This is an optimization exercise on Yosys and OpenROAD, whose aim is small area, not a production implementation. In this exercise RTL edits were held to simulation tests only and were not proved equivalent to the original.

`flow/design.v`:
```
module jtcps2_sbox(
    input  [ 7:0] din,
    input  [ 5:0] key,
    output [ 1:0] dout
);
parameter [127:0] LUT=128'd0;
parameter [ 17:0] LOC=24'd0;
parameter [  5:0] OK=6'd0;
wire [5:0] dex;
wire [5:0] addr;
generate
    genvar aux;
    for( aux=0; aux<6; aux=aux+1 ) begin : mux
        if( OK[aux] )
            assign dex[aux] = din[ LOC[ 3*(aux+1)-1:3*aux ] ];
        else
            assign dex[aux] = 0;
    end
endgenerate
assign addr = dex ^ key;
assign dout = { LUT[{addr,1'b1}], LUT[{addr,1'b0}] };
endmodule
module jtcps2_sbox_fn1_r1(
    input  [ 7:0] din,
    input  [23:0] key,
    output [ 7:0] dout
);
    jtcps2_sbox #(
        .LUT( {
        2'd3, 2'd1, 2'd0, 2'd2, 2'd3, 2'd1, 2'd3, 2'd2, 
        2'd2, 2'd2, 2'd3, 2'd2, 2'd1, 2'd2, 2'd2, 2'd1, 
        2'd0, 2'd0, 2'd1, 2'd0, 2'd0, 2'd3, 2'd1, 2'd1, 
        2'd1, 2'd3, 2'd1, 2'd3, 2'd0, 2'd0, 2'd2, 2'd2, 
        2'd2, 2'd1, 2'd1, 2'd1, 2'd2, 2'd3, 2'd3, 2'd2, 
        2'd2, 2'd2, 2'd3, 2'd1, 2'd2, 2'd1, 2'd1, 2'd1, 
        2'd2, 2'd1, 2'd3, 2'd0, 2'd3, 2'd0, 2'd2, 2'd3, 
        2'd1, 2'd1, 2'd0, 2'd1, 2'd0, 2'd2, 2'd2, 2'd0
        } ),
        .LOC( { 3'd0, 3'd0, 3'd6, 3'd5, 3'd4, 3'd3 } ),
        .OK ( 6'b00_1111 ))
    u_sbox_fn1_r1_0(
        .din ( din                  ),
        .key ( key[ 5:0 ]           ),
        .dout( { dout[6], dout[3] } )
    );
    jtcps2_sbox #(
        .LUT( {
        2'd0, 2'd0, 2'd3, 2'd2, 2'd3, 2'd1, 2'd3, 2'd2, 
        2'd2, 2'd2, 2'd3, 2'd1, 2'd1, 2'd3, 2'd2, 2'd3, 
        2'd1, 2'd2, 2'd1, 2'd0, 2'd2, 2'd1, 2'd1, 2'd1, 
        2'd1, 2'd3, 2'd3, 2'd3, 2'd2, 2'd3, 2'd1, 2'd0, 
        2'd3, 2'd3, 2'd3, 2'd0, 2'd3, 2'd2, 2'd2, 2'd1, 
        2'd2, 2'd0, 2'd0, 2'd0, 2'd3, 2'd1, 2'd3, 2'd2, 
        2'd3, 2'd2, 2'd0, 2'd0, 2'd0, 2'd1, 2'd2, 2'd1, 
        2'd1, 2'd1, 2'd1, 2'd2, 2'd2, 2'd2, 2'd0, 2'd3
        } ),
        .LOC( { 3'd0, 3'd7, 3'd4, 3'd2, 3'd1, 3'd0 } ),
        .OK ( 6'b01_1111 ))
    u_sbox_fn1_r1_1(
        .din ( din                  ),
        .key ( key[11:6 ]           ),
        .dout( { dout[7], dout[2] } )
    );
    jtcps2_sbox #(
        .LUT( {
        2'd0, 2'd0, 2'd0, 2'd2, 2'd2, 2'd0, 2'd2, 2'd1, 
        2'd1, 2'd1, 2'd3, 2'd1, 2'd3, 2'd2, 2'd1, 2'd3, 
        2'd0, 2'd1, 2'd2, 2'd0, 2'd1, 2'd0, 2'd1, 2'd2, 
        2'd0, 2'd2, 2'd0, 2'd1, 2'd2, 2'd1, 2'd3, 2'd2, 
        2'd0, 2'd1, 2'd0, 2'd0, 2'd1, 2'd0, 2'd2, 2'd0, 
        2'd2, 2'd0, 2'd3, 2'd2, 2'd1, 2'd0, 2'd1, 2'd0, 
        2'd3, 2'd2, 2'd3, 2'd3, 2'd0, 2'd2, 2'd1, 2'd3, 
        2'd2, 2'd2, 2'd0, 2'd1, 2'd1, 2'd3, 2'd0, 2'd3
        } ),
        .LOC( { 3'd7, 3'd6, 3'd3, 3'd2, 3'd1, 3'd0 } ),
        .OK ( 6'b11_1111 ))
    u_sbox_fn1_r1_2(
        .din ( din                  ),
        .key ( key[17:12]           ),
        .dout( { dout[1], dout[0] } )
    );
    jtcps2_sbox #(
        .LUT( {
        2'd3, 2'd3, 2'd1, 2'd1, 2'd0, 2'd3, 2'd0, 2'd0, 
        2'd3, 2'd3, 2'd1, 2'd2, 2'd0, 2'd2, 2'd3, 2'd3, 
        2'd0, 2'd2, 2'd3, 2'd2, 2'd2, 2'd1, 2'd1, 2'd3, 
        2'd1, 2'd0, 2'd1, 2'd0, 2'd1, 2'd0, 2'd1, 2'd2, 
        2'd2, 2'd0, 2'd0, 2'd0, 2'd3, 2'd1, 2'd0, 2'd1, 
        2'd0, 2'd1, 2'd2, 2'd3, 2'd3, 2'd1, 2'd2, 2'd2, 
        2'd1, 2'd2, 2'd3, 2'd1, 2'd2, 2'd3, 2'd2, 2'd1, 
        2'd1, 2'd2, 2'd2, 2'd0, 2'd3, 2'd0, 2'd2, 2'd3
        } ),
        .LOC( { 3'd7, 3'd6, 3'd5, 3'd3, 3'd1, 3'd0 } ),
        .OK ( 6'b11_1111 ))
    u_sbox_fn1_r1_3(
        .din ( din                  ),
        .key ( key[23:18]           ),
        .dout( { dout[5], dout[4] } )
    );
endmodule
module jtcps2_sbox_fn1_r2(
    input  [ 7:0] din,
    input  [23:0] key,
    output [ 7:0] dout
);
    jtcps2_sbox #(
        .LUT( {
        2'd0, 2'd3, 2'd1, 2'd0, 2'd2, 2'd1, 2'd2, 2'd1, 
        2'd2, 2'd2, 2'd1, 2'd0, 2'd3, 2'd1, 2'd0, 2'd3, 
        2'd2, 2'd1, 2'd2, 2'd3, 2'd1, 2'd0, 2'd3, 2'd3, 
        2'd0, 2'd2, 2'd1, 2'd0, 2'd1, 2'd2, 2'd2, 2'd0, 
        2'd2, 2'd1, 2'd3, 2'd2, 2'd2, 2'd3, 2'd2, 2'd3, 
        2'd3, 2'd3, 2'd1, 2'd3, 2'd3, 2'd0, 2'd3, 2'd1, 
        2'd3, 2'd1, 2'd2, 2'd0, 2'd1, 2'd0, 2'd3, 2'd0, 
        2'd1, 2'd3, 2'd0, 2'd3, 2'd0, 2'd2, 2'd3, 2'd3
        } ),
        .LOC( { 3'd0, 3'd6, 3'd3, 3'd2, 3'd1, 3'd0 } ),
        .OK ( 6'b01_1111 ))
    u_sbox_fn1_r2_0(
        .din ( din                  ),
        .key ( key[ 5:0 ]           ),
        .dout( { dout[6], dout[1] } )
    );
    jtcps2_sbox #(
        .LUT( {
        2'd0, 2'd2, 2'd0, 2'd3, 2'd2, 2'd3, 2'd0, 2'd2, 
        2'd3, 2'd1, 2'd2, 2'd1, 2'd3, 2'd2, 2'd1, 2'd0, 
        2'd3, 2'd0, 2'd1, 2'd2, 2'd1, 2'd2, 2'd1, 2'd2, 
        2'd3, 2'd2, 2'd0, 2'd1, 2'd0, 2'd2, 2'd2, 2'd2, 
        2'd3, 2'd1, 2'd2, 2'd3, 2'd2, 2'd1, 2'd0, 2'd1, 
        2'd0, 2'd1, 2'd2, 2'd2, 2'd1, 2'd0, 2'd3, 2'd3, 
        2'd2, 2'd3, 2'd2, 2'd0, 2'd0, 2'd2, 2'd0, 2'd1, 
        2'd1, 2'd0, 2'd3, 2'd1, 2'd2, 2'd3, 2'd2, 2'd1
        } ),
        .LOC( { 3'd0, 3'd7, 3'd6, 3'd5, 3'd4, 3'd2 } ),
        .OK ( 6'b01_1111 ))
    u_sbox_fn1_r2_1(
        .din ( din                  ),
        .key ( key[11:6 ]           ),
        .dout( { dout[7], dout[5] } )
    );
    jtcps2_sbox #(
        .LUT( {
        2'd3, 2'd1, 2'd3, 2'd2, 2'd3, 2'd0, 2'd0, 2'd2, 
        2'd2, 2'd1, 2'd1, 2'd1, 2'd2, 2'd2, 2'd2, 2'd1, 
        2'd0, 2'd0, 2'd1, 2'd1, 2'd2, 2'd3, 2'd3, 2'd1, 
        2'd0, 2'd3, 2'd1, 2'd3, 2'd0, 2'd3, 2'd1, 2'd1, 
        2'd2, 2'd2, 2'd2, 2'd3, 2'd3, 2'd3, 2'd0, 2'd1, 
        2'd3, 2'd2, 2'd2, 2'd2, 2'd1, 2'd3, 2'd1, 2'd1, 
        2'd0, 2'd0, 2'd3, 2'd1, 2'd2, 2'd2, 2'd2, 2'd0, 
        2'd1, 2'd0, 2'd1, 2'd1, 2'd2, 2'd0, 2'd1, 2'd0
        } ),
        .LOC( { 3'd7, 3'd5, 3'd4, 3'd3, 3'd2, 3'd1 } ),
        .OK ( 6'b11_1111 ))
    u_sbox_fn1_r2_2(
        .din ( din                  ),
        .key ( key[17:12]           ),
        .dout( { dout[3], dout[0] } )
    );
    jtcps2_sbox #(
        .LUT( {
        2'd3, 2'd3, 2'd2, 2'd1, 2'd0, 2'd1, 2'd3, 2'd1, 
        2'd1, 2'd1, 2'd1, 2'd0, 2'd1, 2'd0, 2'd1, 2'd0, 
        2'd3, 2'd1, 2'd1, 2'd2, 2'd2, 2'd2, 2'd1, 2'd2, 
        2'd0, 2'd2, 2'd3, 2'd0, 2'd3, 2'd3, 2'd3, 2'd1, 
        2'd0, 2'd3, 2'd0, 2'd3, 2'd0, 2'd3, 2'd0, 2'd0, 
        2'd0, 2'd1, 2'd2, 2'd1, 2'd0, 2'd3, 2'd3, 2'd1, 
        2'd1, 2'd3, 2'd0, 2'd1, 2'd1, 2'd1, 2'd2, 2'd1, 
        2'd0, 2'd2, 2'd3, 2'd3, 2'd3, 2'd0, 2'd1, 2'd2
        } ),
        .LOC( { 3'd7, 3'd6, 3'd4, 3'd3, 3'd1, 3'd0 } ),
        .OK ( 6'b11_1111 ))
    u_sbox_fn1_r2_3(
        .din ( din                  ),
        .key ( key[23:18]           ),
        .dout( { dout[4], dout[2] } )
    );
endmodule
module jtcps2_sbox_fn1_r3(
    input  [ 7:0] din,
    input  [23:0] key,
    output [ 7:0] dout
);
    jtcps2_sbox #(
        .LUT( {
        2'd3, 2'd3, 2'd3, 2'd3, 2'd3, 2'd1, 2'd3, 2'd0, 
        2'd0, 2'd0, 2'd2, 2'd0, 2'd1, 2'd0, 2'd0, 2'd2, 
        2'd3, 2'd3, 2'd1, 2'd0, 2'd2, 2'd3, 2'd1, 2'd0, 
        2'd3, 2'd3, 2'd2, 2'd1, 2'd1, 2'd0, 2'd0, 2'd3, 
        2'd3, 2'd2, 2'd0, 2'd0, 2'd0, 2'd0, 2'd0, 2'd3, 
        2'd0, 2'd1, 2'd2, 2'd2, 2'd3, 2'd2, 2'd1, 2'd0, 
        2'd2, 2'd3, 2'd0, 2'd0, 2'd0, 2'd2, 2'd0, 2'd2, 
        2'd0, 2'd1, 2'd1, 2'd3, 2'd3, 2'd0, 2'd0, 2'd0
        } ),
        .LOC( { 3'd0, 3'd7, 3'd6, 3'd5, 3'd1, 3'd0 } ),
        .OK ( 6'b01_1111 ))
    u_sbox_fn1_r3_0(
        .din ( din                  ),
        .key ( key[ 5:0 ]           ),
        .dout( { dout[5], dout[0] } )
    );
    jtcps2_sbox #(
        .LUT( {
        2'd3, 2'd1, 2'd1, 2'd1, 2'd2, 2'd0, 2'd3, 2'd1, 
        2'd3, 2'd1, 2'd2, 2'd0, 2'd3, 2'd2, 2'd2, 2'd1, 
        2'd0, 2'd1, 2'd2, 2'd0, 2'd1, 2'd3, 2'd2, 2'd3, 
        2'd0, 2'd3, 2'd3, 2'd2, 2'd1, 2'd2, 2'd0, 2'd3, 
        2'd1, 2'd2, 2'd2, 2'd1, 2'd2, 2'd0, 2'd1, 2'd0, 
        2'd0, 2'd1, 2'd1, 2'd1, 2'd3, 2'd2, 2'd0, 2'd1, 
        2'd2, 2'd0, 2'd2, 2'd3, 2'd0, 2'd3, 2'd2, 2'd2, 
        2'd0, 2'd3, 2'd2, 2'd0, 2'd3, 2'd2, 2'd3, 2'd2
        } ),
        .LOC( { 3'd0, 3'd7, 3'd6, 3'd4, 3'd3, 3'd2 } ),
        .OK ( 6'b01_1111 ))
    u_sbox_fn1_r3_1(
        .din ( din                  ),
        .key ( key[11:6 ]           ),
        .dout( { dout[7], dout[6] } )
    );
    jtcps2_sbox #(
        .LUT( {
        2'd0, 2'd0, 2'd0, 2'd2, 2'd3, 2'd0, 2'd0, 2'd0, 
        2'd0, 2'd3, 2'd2, 2'd0, 2'd0, 2'd1, 2'd1, 2'd3, 
        2'd0, 2'd3, 2'd1, 2'd0, 2'd2, 2'd1, 2'd1, 2'd3, 
        2'd2, 2'd1, 2'd0, 2'd0, 2'd2, 2'd1, 2'd1, 2'd2, 
        2'd0, 2'd3, 2'd0, 2'd0, 2'd0, 2'd2, 2'd1, 2'd3, 
        2'd2, 2'd0, 2'd0, 2'd2, 2'd0, 2'd1, 2'd3, 2'd2, 
        2'd1, 2'd0, 2'd0, 2'd2, 2'd2, 2'd2, 2'd1, 2'd2, 
        2'd2, 2'd1, 2'd3, 2'd1, 2'd1, 2'd2, 2'd0, 2'd3
        } ),
        .LOC( { 3'd6, 3'd5, 3'd4, 3'd3, 3'd2, 3'd0 } ),
        .OK ( 6'b11_1111 ))
    u_sbox_fn1_r3_2(
        .din ( din                  ),
        .key ( key[17:12]           ),
        .dout( { dout[4], dout[1] } )
    );
    jtcps2_sbox #(
        .LUT( {
        2'd0, 2'd1, 2'd1, 2'd3, 2'd0, 2'd3, 2'd2, 2'd0, 
        2'd1, 2'd3, 2'd2, 2'd2, 2'd3, 2'd3, 2'd3, 2'd0, 
        2'd0, 2'd1, 2'd2, 2'd2, 2'd2, 2'd3, 2'd2, 2'd1, 
        2'd1, 2'd2, 2'd0, 2'd3, 2'd0, 2'd3, 2'd3, 2'd1, 
        2'd2, 2'd3, 2'd3, 2'd0, 2'd1, 2'd2, 2'd2, 2'd0, 
        2'd0, 2'd1, 2'd1, 2'd3, 2'd3, 2'd0, 2'd1, 2'd1, 
        2'd1, 2'd1, 2'd1, 2'd0, 2'd1, 2'd2, 2'd3, 2'd3, 
        2'd2, 2'd3, 2'd1, 2'd2, 2'd0, 2'd0, 2'd1, 2'd0
        } ),
        .LOC( { 3'd7, 3'd5, 3'd3, 3'd2, 3'd1, 3'd0 } ),
        .OK ( 6'b11_1111 ))
    u_sbox_fn1_r3_3(
        .din ( din                  ),
        .key ( key[23:18]           ),
        .dout( { dout[3], dout[2] } )
    );
endmodule
module jtcps2_sbox_fn1_r4(
    input  [ 7:0] din,
    input  [23:0] key,
    output [ 7:0] dout
);
    jtcps2_sbox #(
        .LUT( {
        2'd0, 2'd3, 2'd3, 2'd1, 2'd0, 2'd3, 2'd1, 2'd3, 
        2'd0, 2'd3, 2'd1, 2'd2, 2'd0, 2'd0, 2'd0, 2'd2, 
        2'd2, 2'd1, 2'd0, 2'd2, 2'd3, 2'd2, 2'd1, 2'd3, 
        2'd2, 2'd3, 2'd1, 2'd2, 2'd3, 2'd0, 2'd1, 2'd0, 
        2'd2, 2'd1, 2'd0, 2'd2, 2'd3, 2'd2, 2'd3, 2'd0, 
        2'd3, 2'd2, 2'd1, 2'd2, 2'd1, 2'd0, 2'd3, 2'd3, 
        2'd2, 2'd0, 2'd2, 2'd1, 2'd0, 2'd3, 2'd2, 2'd3, 
        2'd3, 2'd1, 2'd0, 2'd1, 2'd1, 2'd1, 2'd1, 2'd1
        } ),
        .LOC( { 3'd7, 3'd5, 3'd4, 3'd3, 3'd2, 3'd1 } ),
        .OK ( 6'b11_1111 ))
    u_sbox_fn1_r4_0(
        .din ( din                  ),
        .key ( key[ 5:0 ]           ),
        .dout( { dout[4], dout[0] } )
    );
    jtcps2_sbox #(
        .LUT( {
        2'd0, 2'd1, 2'd2, 2'd2, 2'd3, 2'd3, 2'd1, 2'd0, 
        2'd0, 2'd1, 2'd1, 2'd3, 2'd1, 2'd0, 2'd3, 2'd0, 
        2'd1, 2'd0, 2'd2, 2'd0, 2'd2, 2'd0, 2'd3, 2'd0, 
        2'd3, 2'd0, 2'd3, 2'd2, 2'd0, 2'd3, 2'd1, 2'd1, 
        2'd0, 2'd0, 2'd3, 2'd3, 2'd2, 2'd2, 2'd0, 2'd1, 
        2'd0, 2'd2, 2'd0, 2'd0, 2'd1, 2'd3, 2'd2, 2'd2, 
        2'd2, 2'd1, 2'd3, 2'd0, 2'd3, 2'd1, 2'd3, 2'd3, 
        2'd2, 2'd0, 2'd1, 2'd0, 2'd0, 2'd0, 2'd0, 2'd3
        } ),
        .LOC( { 3'd6, 3'd5, 3'd3, 3'd2, 3'd1, 3'd0 } ),
        .OK ( 6'b11_1111 ))
    u_sbox_fn1_r4_1(
        .din ( din                  ),
        .key ( key[11:6 ]           ),
        .dout( { dout[3], dout[1] } )
    );
    jtcps2_sbox #(
        .LUT( {
        2'd0, 2'd3, 2'd1, 2'd1, 2'd3, 2'd3, 2'd2, 2'd1, 
        2'd3, 2'd0, 2'd3, 2'd2, 2'd1, 2'd1, 2'd1, 2'd2, 
        2'd1, 2'd0, 2'd0, 2'd2, 2'd2, 2'd0, 2'd1, 2'd1, 
        2'd2, 2'd2, 2'd2, 2'd0, 2'd3, 2'd2, 2'd0, 2'd3, 
        2'd0, 2'd1, 2'd0, 2'd0, 2'd1, 2'd0, 2'd2, 2'd3, 
        2'd2, 2'd3, 2'd3, 2'd2, 2'd2, 2'd1, 2'd0, 2'd3, 
        2'd0, 2'd3, 2'd0, 2'd0, 2'd2, 2'd3, 2'd0, 2'd2, 
        2'd1, 2'd3, 2'd1, 2'd0, 2'd2, 2'd1, 2'd1, 2'd0
        } ),
        .LOC( { 3'd7, 3'd6, 3'd5, 3'd4, 3'd2, 3'd0 } ),
        .OK ( 6'b11_1111 ))
    u_sbox_fn1_r4_2(
        .din ( din                  ),
        .key ( key[17:12]           ),
        .dout( { dout[6], dout[2] } )
    );
    jtcps2_sbox #(
        .LUT( {
        2'd0, 2'd0, 2'd3, 2'd2, 2'd1, 2'd2, 2'd2, 2'd2, 
        2'd0, 2'd0, 2'd0, 2'd3, 2'd0, 2'd0, 2'd1, 2'd3, 
        2'd0, 2'd3, 2'd2, 2'd3, 2'd2, 2'd3, 2'd3, 2'd0, 
        2'd1, 2'd1, 2'd2, 2'd1, 2'd3, 2'd1, 2'd1, 2'd1, 
        2'd3, 2'd3, 2'd1, 2'd2, 2'd0, 2'd0, 2'd2, 2'd3, 
        2'd3, 2'd2, 2'd2, 2'd0, 2'd3, 2'd3, 2'd1, 2'd0, 
        2'd2, 2'd0, 2'd2, 2'd3, 2'd1, 2'd1, 2'd2, 2'd2, 
        2'd3, 2'd0, 2'd1, 2'd0, 2'd2, 2'd2, 2'd1, 2'd0
        } ),
        .LOC( { 3'd7, 3'd6, 3'd4, 3'd3, 3'd1, 3'd0 } ),
        .OK ( 6'b11_1111 ))
    u_sbox_fn1_r4_3(
        .din ( din                  ),
        .key ( key[23:18]           ),
        .dout( { dout[7], dout[5] } )
    );
endmodule
module jtcps2_sbox_fn2_r1(
    input  [ 7:0] din,
    input  [23:0] key,
    output [ 7:0] dout
);
    jtcps2_sbox #(
        .LUT( {
        2'd1, 2'd3, 2'd1, 2'd1, 2'd3, 2'd1, 2'd2, 2'd2, 
        2'd1, 2'd1, 2'd3, 2'd0, 2'd2, 2'd0, 2'd1, 2'd1, 
        2'd2, 2'd1, 2'd0, 2'd3, 2'd2, 2'd0, 2'd3, 2'd0, 
        2'd3, 2'd3, 2'd2, 2'd2, 2'd1, 2'd0, 2'd1, 2'd0, 
        2'd0, 2'd3, 2'd1, 2'd2, 2'd0, 2'd3, 2'd2, 2'd2, 
        2'd2, 2'd0, 2'd2, 2'd0, 2'd2, 2'd1, 2'd0, 2'd2, 
        2'd1, 2'd0, 2'd2, 2'd3, 2'd1, 2'd0, 2'd1, 2'd1, 
        2'd3, 2'd0, 2'd0, 2'd3, 2'd0, 2'd2, 2'd0, 2'd2
        } ),
        .LOC( { 3'd0, 3'd7, 3'd5, 3'd4, 3'd3, 3'd0 } ),
        .OK ( 6'b01_1111 ))
    u_sbox_fn2_r1_0(
        .din ( din                  ),
        .key ( key[ 5:0 ]           ),
        .dout( { dout[7], dout[6] } )
    );
    jtcps2_sbox #(
        .LUT( {
        2'd0, 2'd3, 2'd1, 2'd1, 2'd1, 2'd3, 2'd2, 2'd2, 
        2'd3, 2'd3, 2'd3, 2'd0, 2'd2, 2'd1, 2'd1, 2'd3, 
        2'd2, 2'd1, 2'd1, 2'd0, 2'd1, 2'd0, 2'd2, 2'd2, 
        2'd2, 2'd2, 2'd2, 2'd2, 2'd3, 2'd1, 2'd3, 2'd1, 
        2'd1, 2'd1, 2'd3, 2'd3, 2'd3, 2'd1, 2'd0, 2'd2, 
        2'd2, 2'd2, 2'd2, 2'd0, 2'd2, 2'd2, 2'd3, 2'd1, 
        2'd0, 2'd0, 2'd1, 2'd1, 2'd0, 2'd2, 2'd0, 2'd3, 
        2'd1, 2'd0, 2'd2, 2'd0, 2'd3, 2'd0, 2'd1, 2'd1
        } ),
        .LOC( { 3'd0, 3'd6, 3'd4, 3'd3, 3'd2, 3'd1 } ),
        .OK ( 6'b01_1111 ))
    u_sbox_fn2_r1_1(
        .din ( din                  ),
        .key ( key[11:6 ]           ),
        .dout( { dout[5], dout[3] } )
    );
    jtcps2_sbox #(
        .LUT( {
        2'd3, 2'd1, 2'd1, 2'd3, 2'd1, 2'd2, 2'd3, 2'd1, 
        2'd0, 2'd2, 2'd3, 2'd2, 2'd0, 2'd0, 2'd0, 2'd3, 
        2'd1, 2'd0, 2'd3, 2'd2, 2'd3, 2'd2, 2'd0, 2'd0, 
        2'd0, 2'd2, 2'd0, 2'd0, 2'd1, 2'd1, 2'd0, 2'd2, 
        2'd2, 2'd0, 2'd0, 2'd0, 2'd2, 2'd1, 2'd3, 2'd2, 
        2'd1, 2'd0, 2'd0, 2'd2, 2'd1, 2'd3, 2'd2, 2'd1, 
        2'd1, 2'd2, 2'd1, 2'd0, 2'd1, 2'd2, 2'd2, 2'd1, 
        2'd3, 2'd3, 2'd3, 2'd3, 2'd2, 2'd2, 2'd0, 2'd1
        } ),
        .LOC( { 3'd7, 3'd6, 3'd5, 3'd4, 3'd2, 3'd1 } ),
        .OK ( 6'b11_1111 ))
    u_sbox_fn2_r1_2(
        .din ( din                  ),
        .key ( key[17:12]           ),
        .dout( { dout[4], dout[1] } )
    );
    jtcps2_sbox #(
        .LUT( {
        2'd0, 2'd2, 2'd2, 2'd3, 2'd1, 2'd0, 2'd3, 2'd0, 
        2'd0, 2'd0, 2'd3, 2'd1, 2'd2, 2'd1, 2'd3, 2'd3, 
        2'd2, 2'd2, 2'd2, 2'd0, 2'd1, 2'd0, 2'd0, 2'd3, 
        2'd1, 2'd2, 2'd1, 2'd0, 2'd0, 2'd0, 2'd3, 2'd2, 
        2'd1, 2'd0, 2'd3, 2'd3, 2'd0, 2'd0, 2'd0, 2'd3, 
        2'd2, 2'd0, 2'd0, 2'd1, 2'd3, 2'd0, 2'd3, 2'd2, 
        2'd1, 2'd2, 2'd3, 2'd3, 2'd1, 2'd1, 2'd2, 2'd3, 
        2'd1, 2'd3, 2'd2, 2'd3, 2'd0, 2'd3, 2'd3, 2'd1
        } ),
        .LOC( { 3'd7, 3'd6, 3'd5, 3'd3, 3'd2, 3'd0 } ),
        .OK ( 6'b11_1111 ))
    u_sbox_fn2_r1_3(
        .din ( din                  ),
        .key ( key[23:18]           ),
        .dout( { dout[2], dout[0] } )
    );
endmodule
module jtcps2_sbox_fn2_r2(
    input  [ 7:0] din,
    input  [23:0] key,
    output [ 7:0] dout
);
    jtcps2_sbox #(
        .LUT( {
        2'd0, 2'd1, 2'd1, 2'd2, 2'd1, 2'd2, 2'd1, 2'd1, 
        2'd0, 2'd0, 2'd2, 2'd0, 2'd0, 2'd3, 2'd3, 2'd0, 
        2'd2, 2'd0, 2'd1, 2'd1, 2'd1, 2'd2, 2'd1, 2'd3, 
        2'd0, 2'd3, 2'd3, 2'd1, 2'd1, 2'd2, 2'd2, 2'd2, 
        2'd3, 2'd2, 2'd0, 2'd2, 2'd2, 2'd2, 2'd1, 2'd3, 
        2'd3, 2'd2, 2'd3, 2'd2, 2'd1, 2'd0, 2'd1, 2'd1, 
        2'd3, 2'd0, 2'd3, 2'd1, 2'd1, 2'd0, 2'd0, 2'd3, 
        2'd1, 2'd3, 2'd0, 2'd3, 2'd0, 2'd3, 2'd1, 2'd3
        } ),
        .LOC( { 3'd0, 3'd0, 3'd6, 3'd4, 3'd2, 3'd0 } ),
        .OK ( 6'b00_1111 ))
    u_sbox_fn2_r2_0(
        .din ( din                  ),
        .key ( key[ 5:0 ]           ),
        .dout( { dout[6], dout[4] } )
    );
    jtcps2_sbox #(
        .LUT( {
        2'd0, 2'd2, 2'd1, 2'd0, 2'd0, 2'd3, 2'd1, 2'd1, 
        2'd3, 2'd0, 2'd3, 2'd3, 2'd2, 2'd0, 2'd1, 2'd3, 
        2'd3, 2'd2, 2'd0, 2'd2, 2'd1, 2'd2, 2'd0, 2'd2, 
        2'd1, 2'd1, 2'd0, 2'd2, 2'd1, 2'd0, 2'd3, 2'd2, 
        2'd0, 2'd1, 2'd0, 2'd2, 2'd2, 2'd1, 2'd2, 2'd3, 
        2'd3, 2'd3, 2'd1, 2'd2, 2'd2, 2'd1, 2'd3, 2'd0, 
        2'd3, 2'd2, 2'd0, 2'd2, 2'd1, 2'd1, 2'd1, 2'd3, 
        2'd2, 2'd1, 2'd2, 2'd3, 2'd3, 2'd0, 2'd3, 2'd0
        } ),
        .LOC( { 3'd7, 3'd6, 3'd5, 3'd4, 3'd3, 3'd1 } ),
        .OK ( 6'b11_1111 ))
    u_sbox_fn2_r2_1(
        .din ( din                  ),
        .key ( key[11:6 ]           ),
        .dout( { dout[3], dout[0] } )
    );
    jtcps2_sbox #(
        .LUT( {
        2'd1, 2'd2, 2'd0, 2'd1, 2'd2, 2'd3, 2'd2, 2'd1, 
        2'd2, 2'd2, 2'd0, 2'd2, 2'd2, 2'd3, 2'd0, 2'd3, 
        2'd3, 2'd0, 2'd3, 2'd2, 2'd1, 2'd0, 2'd2, 2'd1, 
        2'd1, 2'd1, 2'd0, 2'd1, 2'd2, 2'd2, 2'd3, 2'd3, 
        2'd1, 2'd3, 2'd2, 2'd1, 2'd1, 2'd0, 2'd0, 2'd3, 
        2'd0, 2'd1, 2'd1, 2'd2, 2'd3, 2'd2, 2'd2, 2'd1, 
        2'd3, 2'd0, 2'd1, 2'd1, 2'd2, 2'd2, 2'd2, 2'd1, 
        2'd0, 2'd1, 2'd2, 2'd3, 2'd1, 2'd2, 2'd0, 2'd0
        } ),
        .LOC( { 3'd7, 3'd5, 3'd4, 3'd3, 3'd1, 3'd0 } ),
        .OK ( 6'b11_1111 ))
    u_sbox_fn2_r2_2(
        .din ( din                  ),
        .key ( key[17:12]           ),
        .dout( { dout[7], dout[1] } )
    );
    jtcps2_sbox #(
        .LUT( {
        2'd0, 2'd2, 2'd3, 2'd2, 2'd2, 2'd1, 2'd0, 2'd0, 
        2'd3, 2'd1, 2'd0, 2'd1, 2'd0, 2'd1, 2'd1, 2'd1, 
        2'd1, 2'd3, 2'd2, 2'd3, 2'd0, 2'd2, 2'd3, 2'd0, 
        2'd0, 2'd0, 2'd1, 2'd1, 2'd3, 2'd3, 2'd3, 2'd2, 
        2'd2, 2'd1, 2'd2, 2'd2, 2'd0, 2'd0, 2'd2, 2'd2, 
        2'd1, 2'd3, 2'd2, 2'd1, 2'd3, 2'd2, 2'd3, 2'd3, 
        2'd0, 2'd3, 2'd2, 2'd3, 2'd0, 2'd2, 2'd3, 2'd1, 
        2'd0, 2'd2, 2'd2, 2'd0, 2'd2, 2'd1, 2'd2, 2'd0
        } ),
        .LOC( { 3'd7, 3'd6, 3'd5, 3'd3, 3'd2, 3'd1 } ),
        .OK ( 6'b11_1111 ))
    u_sbox_fn2_r2_3(
        .din ( din                  ),
        .key ( key[23:18]           ),
        .dout( { dout[5], dout[2] } )
    );
endmodule
module jtcps2_sbox_fn2_r3(
    input  [ 7:0] din,
    input  [23:0] key,
    output [ 7:0] dout
);
    jtcps2_sbox #(
        .LUT( {
        2'd1, 2'd3, 2'd3, 2'd2, 2'd0, 2'd1, 2'd2, 2'd1, 
        2'd0, 2'd3, 2'd3, 2'd3, 2'd0, 2'd0, 2'd0, 2'd0, 
        2'd0, 2'd2, 2'd3, 2'd3, 2'd3, 2'd2, 2'd2, 2'd0, 
        2'd2, 2'd2, 2'd3, 2'd1, 2'd1, 2'd2, 2'd1, 2'd1, 
        2'd2, 2'd1, 2'd2, 2'd3, 2'd2, 2'd0, 2'd1, 2'd1, 
        2'd0, 2'd0, 2'd1, 2'd3, 2'd3, 2'd0, 2'd2, 2'd0, 
        2'd1, 2'd0, 2'd0, 2'd3, 2'd3, 2'd1, 2'd2, 2'd2, 
        2'd3, 2'd1, 2'd3, 2'd2, 2'd1, 2'd2, 2'd1, 2'd2
        } ),
        .LOC( { 3'd0, 3'd0, 3'd6, 3'd4, 3'd3, 3'd2 } ),
        .OK ( 6'b00_1111 ))
    u_sbox_fn2_r3_0(
        .din ( din                  ),
        .key ( key[ 5:0 ]           ),
        .dout( { dout[5], dout[3] } )
    );
    jtcps2_sbox #(
        .LUT( {
        2'd0, 2'd0, 2'd3, 2'd2, 2'd2, 2'd2, 2'd0, 2'd1, 
        2'd3, 2'd3, 2'd0, 2'd2, 2'd3, 2'd1, 2'd3, 2'd1, 
        2'd0, 2'd0, 2'd2, 2'd0, 2'd0, 2'd1, 2'd0, 2'd2, 
        2'd2, 2'd0, 2'd0, 2'd1, 2'd2, 2'd0, 2'd0, 2'd3, 
        2'd2, 2'd1, 2'd1, 2'd0, 2'd2, 2'd3, 2'd2, 2'd2, 
        2'd3, 2'd2, 2'd1, 2'd0, 2'd1, 2'd3, 2'd1, 2'd3, 
        2'd0, 2'd3, 2'd0, 2'd1, 2'd1, 2'd1, 2'd0, 2'd2, 
        2'd0, 2'd3, 2'd0, 2'd1, 2'd3, 2'd3, 2'd2, 2'd3
        } ),
        .LOC( { 3'd0, 3'd7, 3'd5, 3'd3, 3'd1, 3'd0 } ),
        .OK ( 6'b01_1111 ))
    u_sbox_fn2_r3_1(
        .din ( din                  ),
        .key ( key[11:6 ]           ),
        .dout( { dout[2], dout[0] } )
    );
    jtcps2_sbox #(
        .LUT( {
        2'd1, 2'd3, 2'd3, 2'd0, 2'd1, 2'd2, 2'd0, 2'd2, 
        2'd0, 2'd3, 2'd1, 2'd3, 2'd2, 2'd2, 2'd2, 2'd3, 
        2'd1, 2'd2, 2'd3, 2'd2, 2'd0, 2'd3, 2'd1, 2'd0, 
        2'd2, 2'd1, 2'd0, 2'd0, 2'd2, 2'd2, 2'd2, 2'd1, 
        2'd2, 2'd0, 2'd0, 2'd0, 2'd1, 2'd2, 2'd2, 2'd3, 
        2'd3, 2'd0, 2'd3, 2'd0, 2'd3, 2'd1, 2'd3, 2'd2, 
        2'd2, 2'd3, 2'd2, 2'd1, 2'd3, 2'd1, 2'd0, 2'd0, 
        2'd0, 2'd3, 2'd3, 2'd2, 2'd0, 2'd1, 2'd2, 2'd2
        } ),
        .LOC( { 3'd7, 3'd5, 3'd3, 3'd2, 3'd1, 3'd0 } ),
        .OK ( 6'b11_1111 ))
    u_sbox_fn2_r3_2(
        .din ( din                  ),
        .key ( key[17:12]           ),
        .dout( { dout[6], dout[1] } )
    );
    jtcps2_sbox #(
        .LUT( {
        2'd1, 2'd1, 2'd2, 2'd2, 2'd0, 2'd3, 2'd2, 2'd0, 
        2'd3, 2'd3, 2'd2, 2'd2, 2'd0, 2'd2, 2'd2, 2'd3, 
        2'd2, 2'd3, 2'd2, 2'd2, 2'd0, 2'd0, 2'd1, 2'd2, 
        2'd1, 2'd1, 2'd1, 2'd2, 2'd0, 2'd1, 2'd3, 2'd3, 
        2'd2, 2'd1, 2'd1, 2'd1, 2'd3, 2'd3, 2'd1, 2'd0, 
        2'd2, 2'd1, 2'd1, 2'd2, 2'd1, 2'd1, 2'd1, 2'd0, 
        2'd0, 2'd2, 2'd2, 2'd1, 2'd1, 2'd0, 2'd1, 2'd3, 
        2'd3, 2'd1, 2'd2, 2'd0, 2'd2, 2'd3, 2'd2, 2'd1
        } ),
        .LOC( { 3'd7, 3'd6, 3'd5, 3'd4, 3'd2, 3'd0 } ),
        .OK ( 6'b11_1111 ))
    u_sbox_fn2_r3_3(
        .din ( din                  ),
        .key ( key[23:18]           ),
        .dout( { dout[7], dout[4] } )
    );
endmodule
module jtcps2_sbox_fn2_r4(
    input  [ 7:0] din,
    input  [23:0] key,
    output [ 7:0] dout
);
    jtcps2_sbox #(
        .LUT( {
        2'd0, 2'd1, 2'd1, 2'd3, 2'd3, 2'd1, 2'd1, 2'd1, 
        2'd3, 2'd3, 2'd0, 2'd2, 2'd1, 2'd0, 2'd1, 2'd1, 
        2'd1, 2'd3, 2'd2, 2'd1, 2'd1, 2'd0, 2'd0, 2'd2, 
        2'd3, 2'd1, 2'd3, 2'd2, 2'd0, 2'd2, 2'd0, 2'd3, 
        2'd1, 2'd0, 2'd2, 2'd3, 2'd2, 2'd2, 2'd3, 2'd3, 
        2'd2, 2'd0, 2'd3, 2'd2, 2'd0, 2'd2, 2'd1, 2'd0, 
        2'd2, 2'd0, 2'd1, 2'd0, 2'd2, 2'd1, 2'd1, 2'd1, 
        2'd3, 2'd3, 2'd1, 2'd2, 2'd1, 2'd1, 2'd0, 2'd2
        } ),
        .LOC( { 3'd0, 3'd7, 3'd6, 3'd3, 3'd1, 3'd0 } ),
        .OK ( 6'b01_1111 ))
    u_sbox_fn2_r4_0(
        .din ( din                  ),
        .key ( key[ 5:0 ]           ),
        .dout( { dout[3], dout[0] } )
    );
    jtcps2_sbox #(
        .LUT( {
        2'd2, 2'd0, 2'd1, 2'd2, 2'd3, 2'd1, 2'd2, 2'd3, 
        2'd2, 2'd3, 2'd3, 2'd0, 2'd2, 2'd1, 2'd0, 2'd0, 
        2'd0, 2'd3, 2'd1, 2'd0, 2'd1, 2'd0, 2'd3, 2'd3, 
        2'd3, 2'd1, 2'd3, 2'd2, 2'd2, 2'd1, 2'd2, 2'd2, 
        2'd3, 2'd3, 2'd2, 2'd3, 2'd2, 2'd0, 2'd1, 2'd2, 
        2'd0, 2'd1, 2'd2, 2'd0, 2'd1, 2'd0, 2'd1, 2'd1, 
        2'd0, 2'd1, 2'd0, 2'd1, 2'd2, 2'd2, 2'd2, 2'd0, 
        2'd1, 2'd3, 2'd3, 2'd0, 2'd1, 2'd2, 2'd2, 2'd1
        } ),
        .LOC( { 3'd6, 3'd5, 3'd4, 3'd2, 3'd1, 3'd0 } ),
        .OK ( 6'b11_1111 ))
    u_sbox_fn2_r4_1(
        .din ( din                  ),
        .key ( key[11:6 ]           ),
        .dout( { dout[7], dout[4] } )
    );
    jtcps2_sbox #(
        .LUT( {
        2'd3, 2'd1, 2'd1, 2'd2, 2'd3, 2'd0, 2'd0, 2'd1, 
        2'd2, 2'd3, 2'd2, 2'd1, 2'd2, 2'd1, 2'd0, 2'd0, 
        2'd3, 2'd1, 2'd0, 2'd1, 2'd0, 2'd2, 2'd3, 2'd3, 
        2'd1, 2'd1, 2'd3, 2'd0, 2'd0, 2'd1, 2'd3, 2'd0, 
        2'd2, 2'd1, 2'd2, 2'd0, 2'd1, 2'd2, 2'd2, 2'd3, 
        2'd1, 2'd2, 2'd2, 2'd2, 2'd1, 2'd0, 2'd1, 2'd3, 
        2'd2, 2'd3, 2'd0, 2'd0, 2'd1, 2'd1, 2'd2, 2'd0, 
        2'd0, 2'd3, 2'd2, 2'd3, 2'd1, 2'd2, 2'd3, 2'd2
        } ),
        .LOC( { 3'd7, 3'd5, 3'd4, 3'd3, 3'd2, 3'd0 } ),
        .OK ( 6'b11_1111 ))
    u_sbox_fn2_r4_2(
        .din ( din                  ),
        .key ( key[17:12]           ),
        .dout( { dout[2], dout[1] } )
    );
    jtcps2_sbox #(
        .LUT( {
        2'd1, 2'd2, 2'd3, 2'd1, 2'd0, 2'd0, 2'd3, 2'd2, 
        2'd3, 2'd1, 2'd2, 2'd3, 2'd2, 2'd0, 2'd3, 2'd0, 
        2'd2, 2'd3, 2'd1, 2'd1, 2'd3, 2'd0, 2'd1, 2'd0, 
        2'd3, 2'd3, 2'd1, 2'd2, 2'd2, 2'd0, 2'd3, 2'd1, 
        2'd0, 2'd3, 2'd0, 2'd2, 2'd3, 2'd2, 2'd2, 2'd3, 
        2'd0, 2'd2, 2'd0, 2'd1, 2'd2, 2'd3, 2'd0, 2'd1, 
        2'd3, 2'd0, 2'd0, 2'd2, 2'd1, 2'd1, 2'd3, 2'd3, 
        2'd1, 2'd2, 2'd2, 2'd2, 2'd3, 2'd0, 2'd0, 2'd2
        } ),
        .LOC( { 3'd7, 3'd6, 3'd5, 3'd4, 3'd3, 3'd2 } ),
        .OK ( 6'b11_1111 ))
    u_sbox_fn2_r4_3(
        .din ( din                  ),
        .key ( key[23:18]           ),
        .dout( { dout[6], dout[5] } )
    );
endmodule
module jtcps2_fn1(
    input             clk,
    input      [15:0] din,
    input      [63:0] key,
    output reg [15:0] dout
);
reg  [95:0] full_keys;
reg  [23:0] key1, key2, key3, key4;
wire [ 7:0] pre_r1, pre_r2, pre_r3, pre_r4;
wire [ 7:0] r0, r1, r2, r3, r4,
            l0, l1, l2, l3, l4;
wire [15:0] pre_out;
reg  [ 7:0] latch_r3;
assign r1 = pre_r1 ^ l0;
assign r2 = pre_r2 ^ l1;
assign r3 = latch_r3 ^ l2;
assign r4 = pre_r4 ^ l3;
assign pre_out = { l4, r4 };
assign l0 = { din[12], din[11], din[ 9], din[8], din[5], din[3], din[1], din[ 0] };
assign r0 = { din[14], din[15], din[13], din[2], din[7], din[6], din[4], din[10] };
assign l1 = r0;
assign l2 = r1;
assign l3 = r2;
assign l4 = r3;
always @(posedge clk) begin
    {
    dout[14], dout[15], dout[13], dout[ 2],
    dout[ 7], dout[ 6], dout[ 4], dout[10],
    dout[12], dout[11], dout[ 9], dout[ 8],
    dout[ 5], dout[ 3], dout[ 1], dout[ 0]
    } <= pre_out;
    latch_r3 <= pre_r3;
end
always @(*) begin
    full_keys = {
        key[17], key[44], key[28], key[52], key[31], key[ 2], key[14], key[23],
        key[40], key[45], key[42], key[26], key[ 7], key[22], key[63], key[24],
        key[ 9], key[54], key[57], key[51], key[56], key[62], key[61], key[59],
        key[ 2], key[48], key[29], key[62], key[11], key[13], key[25], key[38],
        key[51], key[45], key[ 4], key[ 5], key[46], key[16], key[44], key[50],
        key[ 1], key[63], key[15], key[ 8], key[18], key[35], key[33], key[27],
        key[60], key[59], key[54], key[55], key[ 8], key[20], key[53], key[57],
        key[37], key[46], key[47], key[18], key[25], key[52], key[41], key[21],
        key[14], key[43], key[42], key[ 6], key[35], key[32], key[13], key[48],
        key[21], key[61], key[12], key[34], key[ 6], key[43], key[39], key[27],
        key[19], key[23], key[41], key[10], key[53], key[ 5], key[16], key[ 3],
        key[30], key[22], key[31], key[ 0], key[36], key[49], key[58], key[33]
    };
    full_keys[5:4  ] = full_keys[5:4  ] ^ full_keys[2:1 ];
    full_keys[ 11  ] = full_keys[11   ] ^ full_keys[8   ];
    full_keys[24+5 ] = full_keys[24+5 ] ^ full_keys[24  ];
    full_keys[24+11] = full_keys[24+11] ^ full_keys[24+8];
    full_keys[48+5 ] = full_keys[48+5 ] ^ full_keys[48+1];
    full_keys[48+11] = full_keys[48+11] ^ full_keys[48+8];
    {key4, key3, key2, key1 } = full_keys;
end
jtcps2_sbox_fn1_r1 u_r1(
    .din    (   r0      ),
    .key    ( key1      ),
    .dout   ( pre_r1    )
);
jtcps2_sbox_fn1_r2 u_r2(
    .din    (   r1      ),
    .key    ( key2      ),
    .dout   ( pre_r2    )
);
jtcps2_sbox_fn1_r3 u_r3(
    .din    (   r2      ),
    .key    ( key3      ),
    .dout   ( pre_r3    )
);
jtcps2_sbox_fn1_r4 u_r4(
    .din    (   r3      ),
    .key    ( key4      ),
    .dout   ( pre_r4    )
);
endmodule
module jtcps2_fn2(
    input          clk,
    input   [15:0] din,
    input   [15:0] key,
    input   [63:0] master_key,
    output  [15:0] dout
);
reg  [63:0] kext, kpre;
reg  [95:0] full_keys;
reg  [23:0] key1, key2, key3, key4;
wire [ 7:0] pre_r1, pre_r2, pre_r3, pre_r4;
wire [ 7:0] r0, r1, r2, r3, r4,
            l0, l1, l2, l3, l4;
wire [15:0] pre_out;
reg  [ 7:0] latch_r3;
assign r1 = pre_r1 ^ l0;
assign r2 = pre_r2 ^ l1;
assign r3 = latch_r3 ^ l2;
assign r4 = pre_r4 ^ l3;
assign pre_out = { l4, r4 };
assign l0 = { din[11], din[12], din[15], din[8], din[10], din[9], din[5], din[3] };
assign r0 = { din[ 7], din[14], din[ 4], din[1], din[13], din[2], din[0], din[6] };
assign l1 = r0;
assign l2 = r1;
assign l3 = r2;
assign l4 = r3;
assign {
    dout[ 7], dout[14], dout[ 4], dout[ 1],
    dout[13], dout[ 2], dout[ 0], dout[ 6],
    dout[11], dout[12], dout[15], dout[ 8],
    dout[10], dout[ 9], dout[ 5], dout[ 3]
} = pre_out;
always @(posedge clk) begin
    latch_r3 <= pre_r3;
end
always @(*) begin
    kpre = {
        key[ 3], key[13], key[ 6], key[ 8], key[ 9], key[ 0], key[15], key[ 1],
        key[10], key[ 2], key[ 5], key[ 4], key[ 7], key[12], key[11], key[14],
        key[ 3], key[14], key[ 5], key[13], key[ 8], key[15], key[ 7], key[11],
        key[ 1], key[12], key[ 9], key[ 6], key[ 0], key[ 2], key[10], key[ 4],
        key[ 3], key[15], key[ 0], key[ 8], key[10], key[ 6], key[ 1], key[ 4],
        key[14], key[ 9], key[11], key[13], key[ 2], key[ 7], key[12], key[ 5],
        key[11], key[13], key[ 7], key[12], key[ 2], key[ 3], key[ 8], key[ 1],
        key[ 6], key[15], key[ 0], key[ 4], key[ 9], key[14], key[10], key[ 5]
    };
    kext = kpre ^ master_key;
    full_keys = {
        kext[26], kext[ 8], kext[28], kext[23], kext[52], kext[55], kext[33], kext[21],
        kext[ 2], kext[44], kext[45], kext[51], kext[49], kext[14], kext[59], kext[ 3],
        kext[35], kext[50], kext[ 0], kext[10], kext[48], kext[53], kext[30], kext[12],
        kext[32], kext[59], kext[60], kext[48], kext[62], kext[56], kext[16], kext[33],
        kext[63], kext[11], kext[36], kext[24], kext[27], kext[26], kext[41], kext[31],
        kext[57], kext[49], kext[30], kext[12], kext[39], kext[29], kext[37], kext[46],
        kext[19], kext[ 2], kext[ 7], kext[22], kext[42], kext[15], kext[ 4], kext[ 5],
        kext[57], kext[55], kext[38], kext[47], kext[25], kext[17], kext[61], kext[56],
        kext[ 3], kext[31], kext[40], kext[54], kext[62], kext[16], kext[23], kext[63],
        kext[19], kext[39], kext[43], kext[11], kext[ 6], kext[15], kext[60], kext[20],
        kext[ 1], kext[18], kext[58], kext[29], kext[ 7], kext[28], kext[13], kext[47],
        kext[61], kext[38], kext[54], kext[44], kext[24], kext[32], kext[ 9], kext[34]
    };
    full_keys[  5  ] = full_keys[5    ] ^ full_keys[0   ];
    full_keys[ 11  ] = full_keys[11   ] ^ full_keys[6   ];
    full_keys[24+5 ] = full_keys[24+5 ] ^ full_keys[24  ];
    full_keys[24+4 ] = full_keys[24+4 ] ^ full_keys[24+1];
    full_keys[48+5 ] = full_keys[48+5 ] ^ full_keys[48+2];
    full_keys[48+4 ] = full_keys[48+4 ] ^ full_keys[48+3];
    full_keys[48+11] = full_keys[48+11] ^ full_keys[48+7];
    full_keys[72+5 ] = full_keys[72+5 ] ^ full_keys[72+1];
    {key4, key3, key2, key1 } = full_keys;
end
jtcps2_sbox_fn2_r1 u_r1(
    .din    (   r0      ),
    .key    ( key1      ),
    .dout   ( pre_r1    )
);
jtcps2_sbox_fn2_r2 u_r2(
    .din    (   r1      ),
    .key    ( key2      ),
    .dout   ( pre_r2    )
);
jtcps2_sbox_fn2_r3 u_r3(
    .din    (   r2      ),
    .key    ( key3      ),
    .dout   ( pre_r3    )
);
jtcps2_sbox_fn2_r4 u_r4(
    .din    (   r3      ),
    .key    ( key4      ),
    .dout   ( pre_r4    )
);
endmodule
module jtcps2_keyload(
    input             clk,
    input             rst,
    input      [ 7:0] din,
    input             din_we,
    output     [15:0] addr_rng,
    output     [63:0] key,
    output            dec_en
);
reg          last_din_we;
wire [159:0] cfg;
reg  [159:0] raw;
reg          dec_en_reg;
always @(posedge clk, posedge rst) begin
    if( rst ) begin
        last_din_we <= 0;
        raw <= 160'd0;
        dec_en_reg <= 0;
    end else begin
        last_din_we <= din_we;
        if( din_we && !last_din_we ) begin
            raw <= { din, raw[159:8] };
        end
        dec_en_reg <= (addr_rng[15:0] != ~16'h0);
    end
end
assign dec_en   = dec_en_reg;
assign key      = cfg[63:0];
assign addr_rng = cfg[159:144];
assign cfg={
raw[ 10], raw[ 11], raw[ 12], raw[ 13], raw[ 14], raw[ 15], raw[  0], raw[  1],
raw[  2], raw[  3], raw[  4], raw[  5], raw[  6], raw[  7], raw[152], raw[153],
raw[ 26], raw[ 27], raw[ 28], raw[ 29], raw[ 30], raw[ 31], raw[ 16], raw[ 17],
raw[ 18], raw[ 19], raw[ 20], raw[ 21], raw[ 22], raw[ 23], raw[  8], raw[  9],
raw[ 42], raw[ 43], raw[ 44], raw[ 45], raw[ 46], raw[ 47], raw[ 32], raw[ 33],
raw[ 34], raw[ 35], raw[ 36], raw[ 37], raw[ 38], raw[ 39], raw[ 24], raw[ 25],
raw[ 58], raw[ 59], raw[ 60], raw[ 61], raw[ 62], raw[ 63], raw[ 48], raw[ 49],
raw[ 50], raw[ 51], raw[ 52], raw[ 53], raw[ 54], raw[ 55], raw[ 40], raw[ 41],
raw[ 74], raw[ 75], raw[ 76], raw[ 77], raw[ 78], raw[ 79], raw[ 64], raw[ 65],
raw[ 66], raw[ 67], raw[ 68], raw[ 69], raw[ 70], raw[ 71], raw[ 56], raw[ 57],
raw[ 90], raw[ 91], raw[ 92], raw[ 93], raw[ 94], raw[ 95], raw[ 80], raw[ 81],
raw[ 82], raw[ 83], raw[ 84], raw[ 85], raw[ 86], raw[ 87], raw[ 72], raw[ 73],
raw[122], raw[123], raw[124], raw[125], raw[126], raw[127], raw[112], raw[113],
raw[114], raw[115], raw[116], raw[117], raw[118], raw[119], raw[104], raw[105],
raw[106], raw[107], raw[108], raw[109], raw[110], raw[111], raw[ 96], raw[ 97],
raw[ 98], raw[ 99], raw[100], raw[101], raw[102], raw[103], raw[ 88], raw[ 89],
raw[154], raw[155], raw[156], raw[157], raw[158], raw[159], raw[144], raw[145],
raw[146], raw[147], raw[148], raw[149], raw[150], raw[151], raw[136], raw[137],
raw[138], raw[139], raw[140], raw[141], raw[142], raw[143], raw[128], raw[129],
raw[130], raw[131], raw[132], raw[133], raw[134], raw[135], raw[120], raw[121]
};
endmodule
module jtcps2_dec_ctrl(
    input             clk,
    input             rom_ok,
    output            rom_ok_out,
    input      [15:0] range,
    input      [23:1] addr,
    input      [ 2:0] fc,
    input             en,
    input      [15:0] din,
    input      [15:0] dec,
    output reg [15:0] dout
);
reg en_latch;
reg [1:0] ok_sh;
assign rom_ok_out = ok_sh[0];
wire op_fetch = fc[1:0]==2'b10;
always @(posedge clk) begin
    en_latch <= op_fetch && en && (addr[14+:10] <= range[9:0]);
    ok_sh    <= { ok_sh[0], rom_ok };
    dout     <= en_latch ? dec : din;
end
endmodule
module jtcps2_decrypt(
    input             rst,
    input             clk,
    input      [ 7:0] prog_din,
    input             prog_we,
    input      [ 2:0] fc,
    output            dec_en,
    input             rom_ok,
    output            rom_ok_out,
    input      [23:1] addr,
    input      [15:0] din,
    output     [15:0] dout
);
wire [63:0] master_key;
wire [15:0] addr_rng, dec_data, addr_key;
jtcps2_keyload u_keyload(
    .rst       ( rst           ),
    .clk       ( clk           ),
    .din       ( prog_din      ),
    .din_we    ( prog_we       ),
    .addr_rng  ( addr_rng      ),
    .key       ( master_key    ),
    .dec_en    ( dec_en        )
);
jtcps2_fn1 u_fn1(
    .clk       ( clk           ),
    .din       ( addr[16:1]    ),
    .key       ( master_key    ),
    .dout      ( addr_key      )
);
jtcps2_fn2 u_fn2(
    .clk       ( clk           ),
    .din       ( din           ),
    .master_key( master_key    ),
    .key       ( addr_key      ),
    .dout      ( dec_data      )
);
jtcps2_dec_ctrl u_ctrl(
    .clk       ( clk           ),
    .rom_ok    ( rom_ok        ),
    .rom_ok_out( rom_ok_out    ),
    .fc        ( fc            ),
    .en        ( dec_en        ),
    .addr      ( addr          ),
    .range     ( addr_rng      ),
    .din       ( din           ),
    .dec       ( dec_data      ),
    .dout      ( dout          )
);
endmodule
```
`flow/run.sh`:
```
#!/bin/bash
# synth_recipe.tcl (not shown) runs the flow's synth.tcl, then flattens the netlist and writes it again
# the make line also repeats each setting of config.mk as NAME=value (left out here)
make -C /OpenROAD-flow-scripts/flow DESIGN_CONFIG=/design/flow/config.mk WORK_HOME=/design/flow/orfs CLKGATE_MAP_FILE= SYNTH_SCRIPT=/design/flow/synth_recipe.tcl finish
```
`flow/config.mk`:
```
export PLATFORM = sky130hd
export DESIGN_NAME = jtcps2_decrypt
export DESIGN_NICKNAME = jtcps2_decrypt
export VERILOG_FILES = /design/flow/design.v
export SDC_FILE = /design/flow/constraint.sdc
export NUM_CORES = 4
export LEC_CHECK = 0
export ABC_AREA = 1
export CAP_MARGIN = 20
export CORE_MARGIN = 2
export CORE_UTILIZATION = 40
export SLEW_MARGIN = 20
```
`flow/constraint.sdc`:
```
create_clock -name core_clock -period 10.0 [get_ports {clk}]
set_input_delay 2.0000 -clock core_clock [delete_from_list [all_inputs] [get_ports {clk}]]
set_output_delay 2.0000 -clock core_clock [all_outputs]
set_load 0.01 [all_outputs]
```
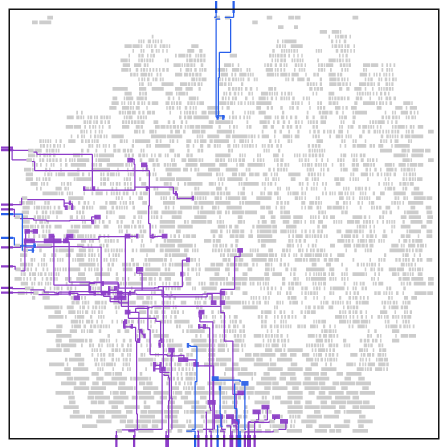
port_trees.png
| port | colour | bits | direction | end cells | buffers | wire |
|---|---|---|---|---|---|---|
| prog_din | blue | 8 | input | 8 | 8 | 360 um |
| addr | purple | 23 | input | 80 | 23 | 2100 um |
port bufs: 70
I/O pins: 72

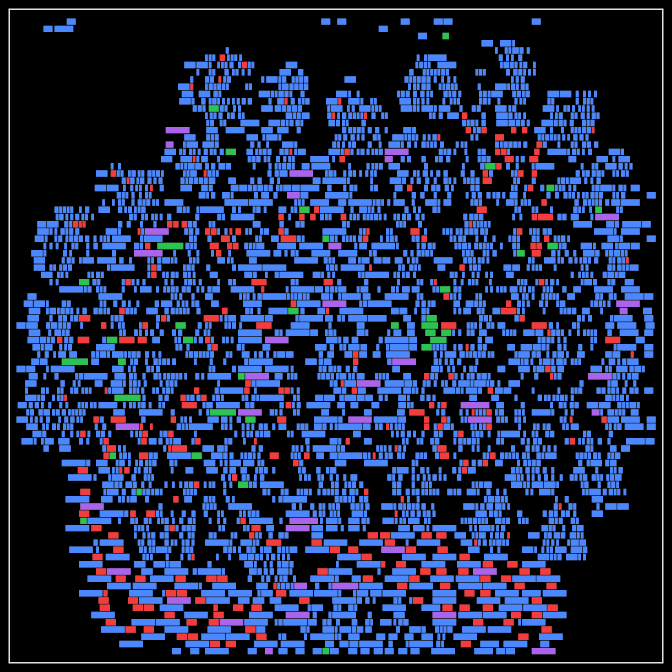
sizing.png
| size | colour | cells | share |
|---|---|---|---|
| x1 and smaller | blue | 3275 | 90% |
| x3 and x4 | green | 36 | 0.99% |
| x6 and larger | purple | 38 | 1.0% |
| x2 | red | 282 | 7.8% |

==> impl_metrics.ini <==
[floorplan]
dieWidth_um = 245.1
dieArea_um2 = 60070
rows = 88
fp.coreArea_um2 = 57590

[grt]
busiest_layer = met2
use_met3_pct = 2.690
grt_usage_pct = 24.56
gr-usage-met2_pct = 40.91
grt_max_degree = 91
grt-ovfl-total = 0
grt_use_met1_pct = 32.88

[yosys]
ys_seq_elements = 212
avgSynthCellArea_um2 = 6.480
yosysTopAreaCell = nand2_1
ys.flop_type = dfrtp_1
async_flop_share_pct = 76.42
yosysWarningCount = 4
ys_top_cells_by_area = nand2_1, dfrtp_1, nand3_1
yosysMostFrequentCell = nand2_1
synth_top_area_share_pct = 20.07
seq_area_frac_synth_pct = 21.74
synth_area_um2 = 23250

[critical_path]
crit_type = in -> reg
slowest_delay_ns = 0.65
worstPathRequired_ns = 10.47

[drt]
vias_per_cell = 5.258
postRouteWirelength_um = 74960
drc = 0
vias = 23114
drtIter0Drc = 2172
wl_per_cell_um = 17.05
antenna_left = 0

[clock_network]
postCtsSetupBuffers = 0
worstSkewPairLatency_ns = 0.59
cts_tree = done
clk_pin_slew_ns = 0.06
clock_sinks = 212
cts_max_level = 1
numCtsBuffers = 26

[finish]
finalInstanceArea_um2 = 25440
final_cell_mix = nand2_1, nand3_1, inv_1, ha_1, dfrtp_1
top_register = u_keyload.raw
finish.utilization_pct = 44.19
num_antenna_cells = 0
final_common_cell = nand2_1
area_delta_synth_final_pct = 9.445
top_regs = u_keyload.raw (160), u_ctrl.dout (16), u_fn1.dout (16)

[place]
place.gp.congestion = 0.9598

[sta]
clock.fmax_mhz = 142.6
setup_ws_ns = 2.986
min_period_ns = 7.014
worst_slew_pin_slew_ns = 0.9529
finClkSkew_ns = 0.03102
final.period_utilization_pct = 70.14
maxSlewViolCount = 0

[job]
drv_cap = 0

[status]
status = timing/DRC/antenna clean
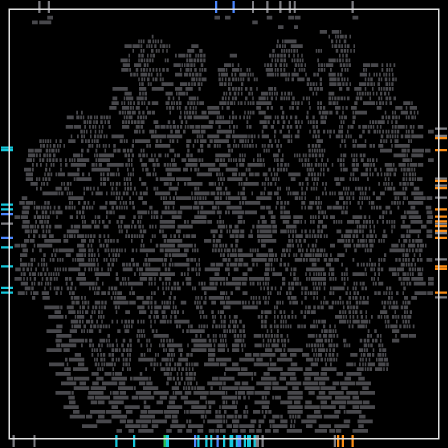
pinout.png
Pins as bars across the die edge, other pins in grey.
| port | colour | pins | direction | edge |
|---|---|---|---|---|
| addr | cyan | 23 | input | 15 south, 8 west |
| dout | orange | 16 | output | 13 east, 3 south |
| prog_din | blue | 8 | input | 4 south, 2 north, 2 west |
| rst | green | 1 | input | south |

[worst paths after layout]
kind | start | to | depth (start not counted)
worst max-delay path | din[0] | u_fn2.latch_r3[2]$_DFF_P_ | 37
worst min-delay path | u_keyload.raw[94]$_DFFE_PP0P_ | u_keyload.raw[94]$_DFFE_PP0P_ | 2
worst max register to register | u_keyload.raw[127]$_DFFE_PP0P_ | u_fn1.latch_r3[4]$_DFF_P_ | 30
worst min register to register | u_keyload.raw[94]$_DFFE_PP0P_ | u_keyload.raw[94]$_DFFE_PP0P_ | 2
max in group asynchronous | rst | u_keyload.raw[26]$_DFFE_PP0P_ | 4
min in group asynchronous | rst | u_keyload.raw[15]$_DFFE_PP0P_ | 2
[layout make-up]
| class | count | area (um2) |
|---|---|---|
| Fill cell | 5975 | 32140 |
| Multi-Input combinational cell | 2902 | 16300 |
| Sequential cell | 212 | 5055 |
| Inverter | 394 | 1488 |
| Tap cell | 765 | 957.2 |
| Timing Repair Buffer | 75 | 758.2 |
| Clock buffer | 32 | 703.2 |
| Clock inverter | 16 | 185.2 |
[routing by layer]
| metal | part of all wire (%) | routed length, um |
|---|---|---|
| met1 | 44 | 32990 |
| met5 | 0 | 0 |
| met4 | 3.8 | 2834 |
| met3 | 6.3 | 4751 |
| met2 | 46 | 34380 |
[stage by stage]
stage | hold slack (ns) | std cells
after floorplan | 0.4492 | 3588
after global placement | 0.4737 | 4347
after detailed placement | 0.4850 | 4347
after CTS | 0.4981 | 4395
after global routing | 0.5076 | 4396
final | 0.4909 | 4396
[logic make-up after synthesis]
group,after synthesis,share of synthesized area (%)
AOI/OAI and AO/OA,334,8.180
xor gates and xnor gates,158,6.760
adders and majority gates,200,10.76
buffers and inverters,474,8.186
DFF,212,21.74
muxes,82,3.972
and+or+nand+nor,2128,40.40
[critical path, delay by kind of cell]
| family | cells | cell delay [ns] |
|---|---|---|
| AND/OR/NAND/NOR | 26 | 2.88 |
| AO/OA/AOI/OAI | 1 | 0.13 |
| buffers and inverters | 7 | 1.60 |
| adder cells (fa/ha/maj) | 3 | 0.83 |

-- port drivers added, routing unchanged --
The results above use ideal ports. As a check the final layout listed here was re-extracted and re-timed, cells and wires unchanged. Step 1 sets driving cells, clkbuf_16 on the clock port and buf_2 on the other inputs (assumed; they add their load-dependent delay and slew). Step 2 also shifts input and output timing later by t, the mid clock arrival at the registers, as if the neighbouring blocks saw the same clock. Three values: no drivers, after step 1, after step 2; two values: the first two.
shift t [ns]: 0.629
setup WS [ns]: 2.986 / 3.020 / 2.391
worst register clock-pin slew, ns: 0.07 / 0.07
worst data-port slew with drivers (ns): 0.06
pins driven straight from the clock port: 1
After both steps this run still meets setup and hold. For this run, drivers alone change the setup slack by +0.034 ns; drivers and shift together by -0.595 ns.
